From an optimization exercise on the open Yosys and OpenROAD flow, aimed at small area; shortcuts taken in it are not production practice.
Function was checked by simulation only, so behaviour that the tests miss may differ from the original.
Not every run is shown, and edits may drop behaviour that the tests do not exercise.

File: flow/config.mk
export PLATFORM = sky130hd
export DESIGN_NAME = arith_lite
export DESIGN_NICKNAME = arith_lite
export VERILOG_FILES = /design/flow/design.v
export SDC_FILE = /design/flow/constraint.sdc
export NUM_CORES = 4
export LEC_CHECK = 0
export CAP_MARGIN = 20
export CORE_MARGIN = 2
export CORE_UTILIZATION = 40
export SLEW_MARGIN = 20
File: flow/constraint.sdc
create_clock -name core_clock -period 7.5 [get_ports {clk_i}]
set_input_delay 1.5000 -clock core_clock [delete_from_list [all_inputs] [get_ports {clk_i}]]
set_output_delay 1.5000 -clock core_clock [all_outputs]
set_load 0.01 [all_outputs]
File: flow/design.v
module arith_lite(
   input logic clk_i,
   input logic rst_ni,
   input logic [31:0] inp_a,
   input logic [31:0] inp_b,
   input logic [1:0] op,
   output logic [31:0] sum_o,
   output logic [31:0] mult_o,
   output logic eq_o
);
   logic [1:0]  op_q;
   logic [2:0]  op_onehot;
   always_comb begin
      op_onehot = '0;
      for(int i=0; i<3; i++) begin
         if(op_q==i) begin
            op_onehot[i] = 1'b1;
         end
      end
   end
   logic [31:0] a_q, b_q;
   logic [31:0] sum_res, sum_q;
   logic [31:0] mul_res, mul_q;
   logic        eq_res, eq_q;
   assign sum_res = op_onehot[0] ? (a_q + b_q) : '0;
   assign mul_res = op_onehot[1] ? (a_q * b_q) : '0;
   assign eq_res  = op_onehot[2] ? (a_q == b_q) : 1'b0;   
   assign sum_o = sum_q;
   assign mult_o = mul_q;
   assign eq_o = eq_q;
   always_ff @(posedge clk_i, negedge rst_ni) begin
      if(~rst_ni) begin
         sum_q <= '0;
         mul_q <= '0;
         eq_q  <= '0;
         a_q   <= '0;
         b_q   <= '0;
         op_q  <= '0;
      end else begin
         sum_q <= sum_res;
         mul_q <= mul_res;
         eq_q  <= eq_res;
         op_q  <= op;
         a_q   <= inp_a;
         b_q   <= inp_b;
      end  
   end  
endmodule  
File: flow/run.sh
#!/bin/bash
# synth_recipe.tcl (not shown) runs the flow's synth.tcl, then flattens the netlist and writes it again
# the make line also repeats each setting of config.mk as NAME=value (left out here)
make -C /OpenROAD-flow-scripts/flow DESIGN_CONFIG=/design/flow/config.mk WORK_HOME=/design/flow/orfs CLKGATE_MAP_FILE= SYNTH_SCRIPT=/design/flow/synth_recipe.tcl finish
Fig. 1: run 1, routed clock nets over the placement
Scale bar: 50 um.
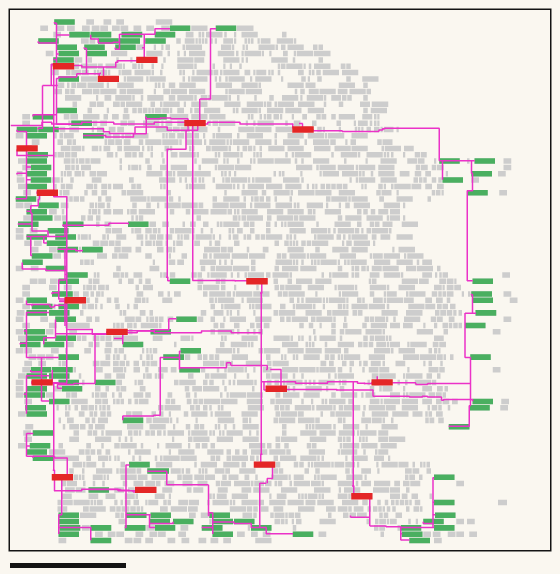
legend:
  magenta:
    item: clock wires
    length: 2660 um
  red:
    item: clock-net drivers
    count: 17
  green:
    item: flip-flops
    count: 131
flops lie: spread over the die
worst skew pair latency: 0.50 ns

Fig. 2: run 1, metal 1
Supply wires on this layer in grey. Cells faint in the background.
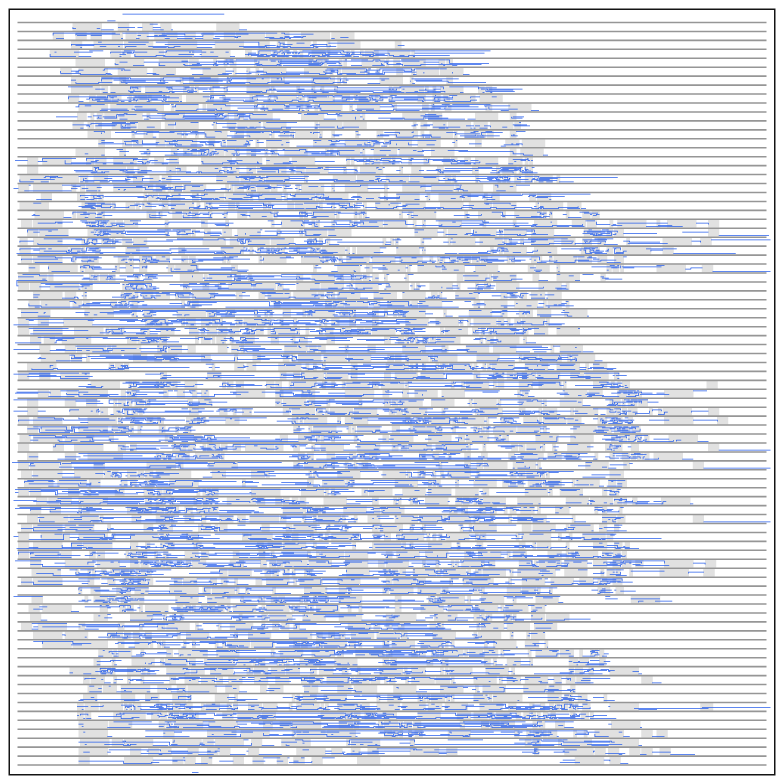
share of all routed wire: 45%
longest straight run: 134 um
DRT Wirelength: 60100 um
vias post-DR: 15000

Fig. 3: run 1, final layout
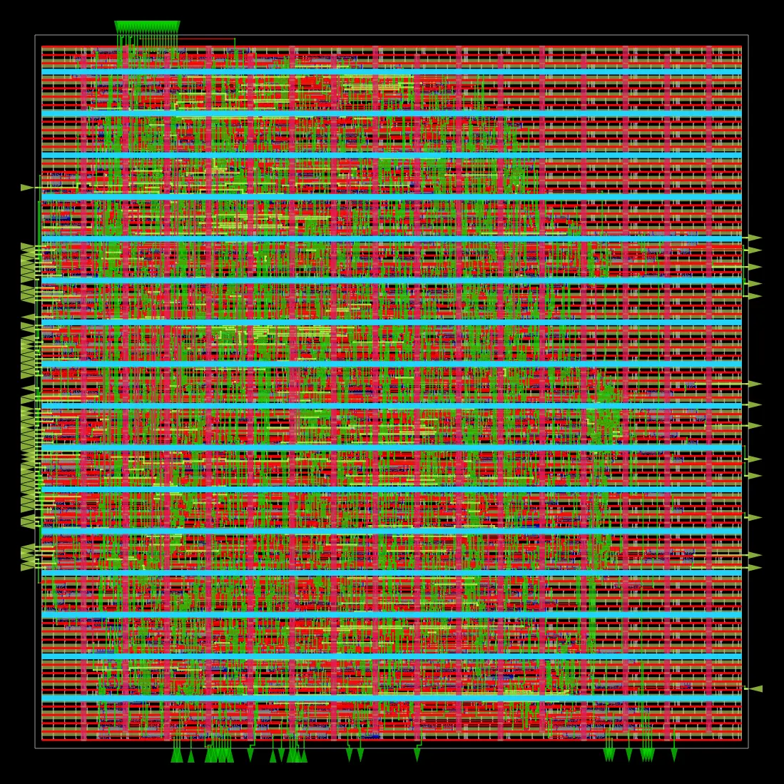
Ports: 133
Die ar.: 0.0540 mm2
Layout Cells excl Fill: 2961
row count: 83

-- run 1: cell type report --
cell class | instances | area [um2] | share of cell area (%)
Multi-Input combinational cell | 1533 | 15800 | 66.2
Tap cell | 680 | 851 | 3.57
Inverter | 386 | 1450 | 6.08
Clock inverter | 15 | 195 | 0.819
Clock buffer | 17 | 425 | 1.78
Timing Repair Buffer | 199 | 1860 | 7.81
Sequential cell | 131 | 3280 | 13.8
-- run 1: cells in the final DEF, fill, tap and decap left out, types with 4 or more instances in the layout --
master,Yosys,layout
or3_1,6,6
nand3_1,7,7
a31oi_1,5,5
nor2_1,55,55
clkdlybuf4s50_1,0,131
o211ai_1,4,4
nand4_1,4,4
nand2b_1,6,6
nor3_1,30,29
clkinv_4,0,4
xnor2_1,61,61
ha_1,154,154
dfrtp_1,131,129
and2_1,311,311
inv_1,386,386
nor3b_1,5,5
xor2_1,31,31
a211oi_1,8,8
and3_1,8,8
o21bai_1,5,5
o21ai_0,26,26
o21a_1,14,14
buf_4,0,64
clkbuf_16,0,17
fa_1,409,409
or2_2,5,5
o21ai_1,7,7
nor2b_1,7,7
nor4_1,9,9
inv_6,0,4
nand2_1,238,238
a41oi_1,4,4
a21oi_1,43,43
a21o_1,32,32
-- run 1: worst register-to-register path, stage by stage, from the launching register on --
cell and delay, ns:
dfrtp_1 0.80, and2_1 0.25, fa_1 0.43, fa_1 0.49
fa_1 0.51, inv_1 0.05, fa_1 0.48, inv_1 0.06
fa_1 0.49, fa_1 0.56, fa_1 0.43, fa_1 0.45
ha_1 0.38, a21o_1 0.21, a21o_1 0.18, a21o_1 0.20
a2111oi_0 0.45, o211ai_1 0.26, a31oi_1 0.25, xor2_1 0.16
nor2_1 0.06
-- run 1: through the flow --
step           hold WS [ns]  util, %  std cells  setup WS [ns]
2_1_floorplan         0.565        -       2140          0.761
3_3_place_gp          0.668     45.2       2929          0.263
3_5_place_dp          0.629     45.2       2929          0.131
4_1_cts               0.647     46.4       2961          0.144
5_1_grt               0.705     46.4       2961         0.0174
6_report              0.639     46.4       2961          0.222
-- run 1: layer usage --
metal  GRT usage, %  up-vias
met5              0        -
met4           8.13        0
met3           4.29       86
met2           38.4      454
met1           31.9     7741
li1               -     6744
-- run 1: how the worst max path moves through the flow --
stage                      start   endpoint  slack [ns]  cells after the start
after floorplan           b_q[2]  mul_q[28]        0.76                     22
after global placement    b_q[8]  mul_q[31]        0.26                     22
after detailed placement  b_q[8]  mul_q[28]        0.13                     19
after CTS                 b_q[8]  mul_q[28]        0.14                     19
after global routing      b_q[7]  mul_q[30]        0.02                     20
final                     b_q[7]  mul_q[28]        0.22                     20
-- run 1: cells by family (layout without fill, tap and decap cells) --
| family | after synthesis | after routing | share of synthesized area, % |
|---|---|---|---|
| AOI/OAI and AO/OA | 176 | 176 | 5.72 |
| xor gates and xnor gates | 93 | 93 | 3.97 |
| adders and majority gates | 563 | 563 | 48.5 |
| buffers and inverters | 476 | 617 | 8.59 |
| DFF | 131 | 131 | 15.7 |
| muxes | 2 | 2 | 0.0960 |
| and+or+nand+nor | 699 | 699 | 17.4 |
-- run 1: cells in the mapped netlist (4+ instances only) --
library cell / count / area share [%]
a211oi_1: 8 / 0.29
a21o_1: 32 / 1.2
a21oi_1: 43 / 1.0
a31oi_1: 5 / 0.15
a41oi_1: 4 / 0.17
and2_1: 311 / 9.3
and3_1: 8 / 0.24
clkbuf_1: 86 / 1.5
dfrtp_1: 131 / 16
fa_1: 409 / 39
ha_1: 154 / 9.2
inv_1: 386 / 7.0
nand2_1: 238 / 4.3
nand2b_1: 6 / 0.18
nand3_1: 7 / 0.17
nand4_1: 4 / 0.12
nor2_1: 55 / 0.99
nor2b_1: 7 / 0.21
nor3_1: 30 / 0.72
nor3b_1: 5 / 0.18
nor4_1: 9 / 0.27
o211ai_1: 4 / 0.14
o21a_1: 14 / 0.50
o21ai_0: 26 / 0.62
o21ai_1: 7 / 0.17
o21bai_1: 5 / 0.18
or2_2: 5 / 0.15
or3_1: 6 / 0.18
xnor2_1: 61 / 2.6
xor2_1: 31 / 1.3
==> flow_metrics.py, run 1 <==
metrics = {
    "outcome": {
        "outcome": "timing/DRC/antenna clean",
    },
    "finish": {
        "n_fill_cell": 4864,
        "nets": 2899,
        "antennaDiodeCount": 0,
        "drive_gt1_share_pct": 5.09,
    },
    "critical_path": {
        "arrival_ns": 7.64,
        "timing.rr.start": "b_q[7]",
        "cpMaxStageDelayCell": "dfrtp_1",
        "startpoint_type": "register",
        "critical_path.max_fanout": 22,
        "reg2reg_depth": 20,
        "crit_path_cell_trace": "and2_1 > fa_1 > fa_1 > fa_1 > inv_1 > fa_1 > inv_1 > fa_1 > fa_1 > fa_1 > fa_1 > ha_1 > a21o_1 > a21o_1 > a21o_1 > a2111oi_0 > o211ai_1 > a31oi_1 > xor2_1 > nor2_1",
        "worst-setup-path-type": "reg2reg",
    },
    "placed_design": {
        "place_hpwl_um": 48800,
        "io_buffers": 132,
        "gp_congestion": 0.927,
        "dpl_cell_area_mm2": 0.0232,
    },
    "route": {
        "drtAntennaViolNets": 0,
        "highest_layer": "met4",
        "met1_length_um": 26900,
        "via_per_inst": 5.07,
        "drtIter0Drc": 922,
        "dr_wl_met2_um": 28100,
    },
    "global_routing": {
        "grt_max_degree": 76,
        "grt_pass1_wl_um": 95600,
        "grt_antenna_before_repair": 0,
        "track_usage_pct": 23.7,
        "overflow": 0,
    },
    "timing": {
        "relSlewSlack_pct": 34.7,
        "hold_viol": 0,
        "setup_viol_count_final": 0,
        "rsz0062_at_grt": "false",
        "fin_worst_skew_ns": 0.0212,
        "post-route-min-period_ns": 7.28,
    },
    "synth": {
        "ys_types": 60,
        "synth.cell_area_mm2": 0.0208,
        "synth_flop_cell": "dfrtp_1",
        "synth_enable_flop_cells": 0,
        "synth_area_per_cell_um2": 9.74,
    },
    "clock_tree": {
        "clock_sinks": 131,
        "cts_hold_buf": 0,
        "cts_tree": "built",
        "numCtsBuffers": 17,
        "ctsResizeCount": 0,
        "post-cts-setup-buffer-count": 0,
        "cts_max_level": 4,
    },
    "floorplan": {
        "initial_utilization_pct": 40.5,
        "fp.dieW_um": 232,
    },
    "worst_hold_path": {
        "hold_path_startpoint": "a_q[31]",
        "whs_endpoint": "sum_q[31]",
    },
}
==> run 2: too many edits to list; what changed since run 1 <==
flow/design.v: 48 -> 953 lines; modules unchanged: 0
  arith_lite: edited, 48 -> 938 lines
  al_fa: new, 4 lines
  al_han: new, 4 lines
  al_sel3: new, 4 lines
  al_sel2: new, 3 lines
==> module al_sel3 as of run 2 <==
module al_sel3(input logic s1, input logic a, input logic s2, input logic b,
               input logic s3, input logic t, output logic y);
   assign y = ~((s1 & a) | (s2 & b) | (s3 & t));
endmodule
==> module al_sel2 as of run 2 <==
module al_sel2(input logic s1, input logic a, input logic s3, input logic t, output logic y);
   assign y = ~((s1 & a) | (s3 & t));
endmodule
==> module al_han as of run 2 <==
module al_han(input logic a, input logic b, output logic s, output logic co);
   assign s  = ~(a ^ b);
   assign co = a | b;
endmodule
==> module al_fa as of run 2 <==
module al_fa(input logic a, input logic b, input logic c, output logic s, output logic co);
   assign s  = a ^ b ^ c;
   assign co = (a & b) | (a & c) | (b & c);
endmodule
==> flow/flow/run.sh (new file) <==
#!/bin/bash
set -euo pipefail
bash standard.sh 'BUFFER_PORTS_ARGS=-buffer_cell sky130_fd_sc_hd__buf_1' finish > flow_make.log 2>&1
==> flow/standard.sh (new file) <==
#!/bin/bash
# synth_recipe.tcl (not shown) runs the flow's synth.tcl, then flattens the netlist and writes it again
# the make line also repeats each setting of config.mk as NAME=value (left out here)
make -C /OpenROAD-flow-scripts/flow DESIGN_CONFIG=/design/flow/config.mk WORK_HOME=/design/flow/orfs CLKGATE_MAP_FILE= SYNTH_SCRIPT=/design/flow/synth_recipe.tcl "${@:-finish}"
--- a/flow/config.mk
+++ b/flow/config.mk
@@ -6,6 +6,11 @@
 export NUM_CORES = 4
 export LEC_CHECK = 0
+export ABC_AREA = 0
+export ABC_CLOCK_PERIOD_IN_PS = 100000
 export CAP_MARGIN = 20
 export CORE_MARGIN = 2
 export CORE_UTILIZATION = 40
+export PLACE_DENSITY = 0.5
 export SLEW_MARGIN = 20
+export SYNTH_HIERARCHICAL = 1
+export SYNTH_MINIMUM_KEEP_SIZE = 0
removed: flow/run.sh
Fig. 4: run 2, pin placement
Pins as bars across the die edge, other pins in grey.
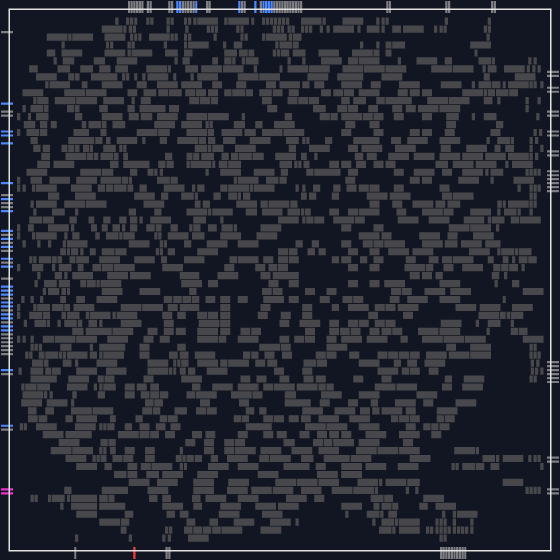
legend:
  blue:
    port: `inp_a`
    pins: 32
    direction: input
    edge: 23 left, 9 top
  magenta:
    port: `op`
    pins: 2
    direction: input
    edge: left
  red:
    port: `eq_o`
    pins: 1
    direction: output
    edge: bottom
all pins by edge: 47 left, 46 top, 26 right, 14 bottom
# port buffers: 132
DIE HEIGHT: 185 um
Die W: 185 um

Fig. 5: run 2, final layout
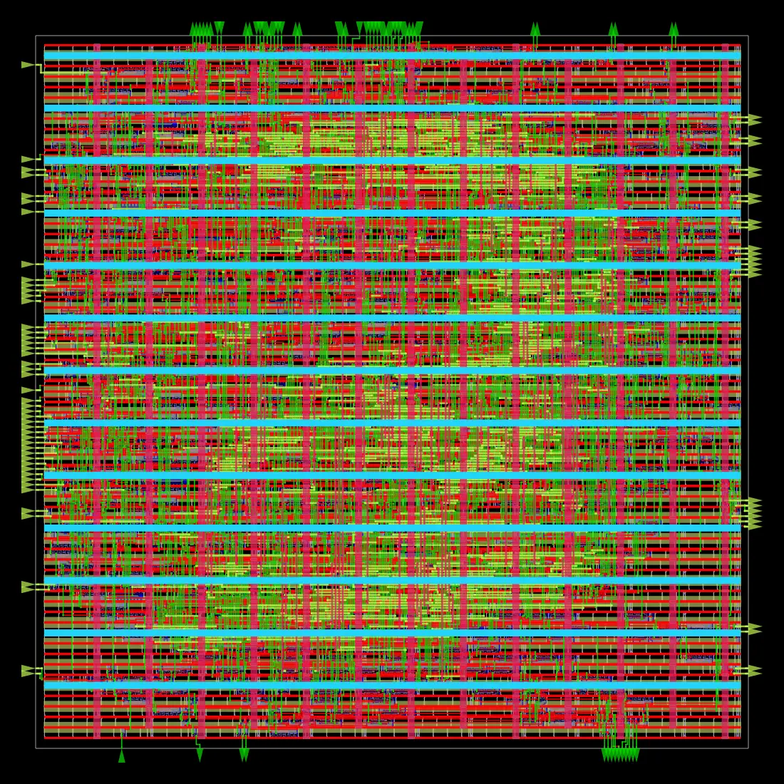
Die ar.: 0.0341 mm2
Design Area, Final: 0.0155 mm2
row count: 66
Layout Cells excl Fill: 1813

==> flow_metrics.py, run 2 <==
metrics = {
    "outcome": {
        "outcome": "timing/DRC/antenna clean",
    },
    "critical_path": {
        "cpMaxStageDelayCell": "a222oi_1",
        "arrival_ns": 7.59,
        "worst-setup-path-type": "reg2reg",
    },
    "route": {
        "via_count": 12300,
        "drtIter0Drc": 3290,
    },
    "placed_design": {
        "place_inst": 1781,
        "gp_congestion": 0.963,
        "place_hpwl_um": 38600,
    },
    "global_routing": {
        "grt_pass1_wl_um": 77600,
        "track_usage_pct": 31.4,
    },
    "timing": {
        "fin_worst_skew_ns": 0.0194,
        "post-route-min-period_ns": 7.25,
        "rsz0062_at_grt": "false",
    },
    "finish": {
        "final_cell_mix": "256 x a222oi_1, 213 x fa_1, 132 x buf_1",
        "final_common_cell": "a222oi_1",
        "drive_gt1_share_pct": 13.9,
    },
    "clock_tree": {
        "cts_hold_buf": 0,
        "cts_tree": "built",
        "cts_max_level": 4,
        "clock_sinks": 134,
    },
    "synth": {
        "yosysMostFrequentCell": "a222oi_1",
        "synth.cell_area_mm2": 0.0131,
        "synth_area_per_cell_um2": 11.6,
        "synth_enable_flop_cells": 0,
    },
}
## run 2: per-stage QoR
| stage | worst slack [ns] | cell area (um2) |
|---|---|---|
| 2_1_floorplan | 0.118 | 13100 |
| 3_3_place_gp | 0.371 | 15000 |
| 3_5_place_dp | 0.352 | 15000 |
| 4_1_cts | 0.323 | 15500 |
| 5_1_grt | 0.0173 | 15500 |
| 6_report | 0.251 | 15500 |
## run 2: worst paths after layout
| check | startpoint | slack [ns] | endpoint | cells past startpoint |
|---|---|---|---|---|
| worst max-delay path | tag1_q[0] | 0.25 | rn_q[31] | 25 |
| worst min-delay path | e1_q | 0.33 | e2_q | 0 |
| worst max register to register | tag1_q[0] | 0.25 | rn_q[31] | 25 |
| worst min register to register | e1_q | 0.33 | e2_q | 0 |
| max in group asynchronous | rst_ni | 6.45 | tag1_q[0] | 1 |
| min in group asynchronous | rst_ni | 0.85 | tag2_q[0] | 1 |
## run 2: cell families (layout without fill, tap and decap cells)
| family | after synthesis | in the layout | share of synthesized area (%) |
|---|---|---|---|
| adder cells (fa/ha/maj) | 273 | 273 | 38.4 |
| AO/OA/AOI/OAI | 324 | 324 | 24.0 |
| multiplexers | 31 | 31 | 2.66 |
| flip-flops | 134 | 134 | 20.7 |
| other | 0 | 1 | 0 |
| XOR/XNOR | 59 | 59 | 3.96 |
| buffers and inverters | 113 | 360 | 3.25 |
| AND/OR/NAND/NOR | 189 | 189 | 7.01 |
## run 2: metal layers
| layer | track usage, % | part of all wire [%] | wire length [um] | up-vias |
|---|---|---|---|---|
| met2 | 46.9 | 43 | 23000 | 1090 |
| met5 | 0 | 0 | 0 | - |
| met4 | 15.4 | 5.3 | 2790 | 0 |
| met3 | 8.56 | 12 | 6580 | 192 |
| met1 | 42.2 | 39 | 20600 | 5961 |
| li1 | - | - | - | 5048 |
## run 2: layout make-up
type	count	area (um2)	share of cell area (%)
Antenna cell	1	2.50	0.0162
Clock buffer	20	437	2.82
Clock inverter	11	95.1	0.614
Inverter	99	372	2.40
Multi-Input combinational cell	876	10000	64.6
Sequential cell	134	2700	17.5
Tap cell	442	553	3.57
Timing Repair Buffer	230	1320	8.52
## run 2: per-module statistics from Yosys, one instance, submodules excluded
module | times used | cell area (um2) | cells
al_sel2 | 16 | 12.5 | 1
al_fa | 196 | 20.0 | 1
arith_lite | 1 | 6370 | 655
al_sel3 | 256 | 10.0 | 1
## run 2: critical path: cells and delay by family (launching register included)
kind | cells | cell delay [ns]
buf+inv | 3 | 0.51
xor+xnor | 5 | 0.75
simple gates | 3 | 0.57
compound gates | 6 | 1.76
flops | 1 | 0.36
fa+ha+maj | 8 | 3.18

what the ideal ports hide:
The results above use ideal ports. As a check the final layouts listed here were re-extracted and re-timed, cells and wires unchanged.
Step 1 assumes that a clkbuf_16 drives the clock port and a buf_2 every other input.
Step 2 also shifts input and output timing later by t, the mid clock arrival at the registers, as if the neighbouring blocks saw the same clock.
Slacks: ideal ports / drivers / drivers and shift; pairs: ideal ports / drivers.
| run | t (ns) | setup WS [ns] | worst setup path after step 2 | worst data-port slew with drivers (ns) |
|---|---|---|---|---|
| run 1 | 0.540 | 0.222 / 0.222 / 0.222 | register to register | 0.06 |
| run 2 | 0.502 | 0.251 / 0.251 / 0.251 | register to register | 0.05 |
After both steps setup and hold are still met in every run listed.
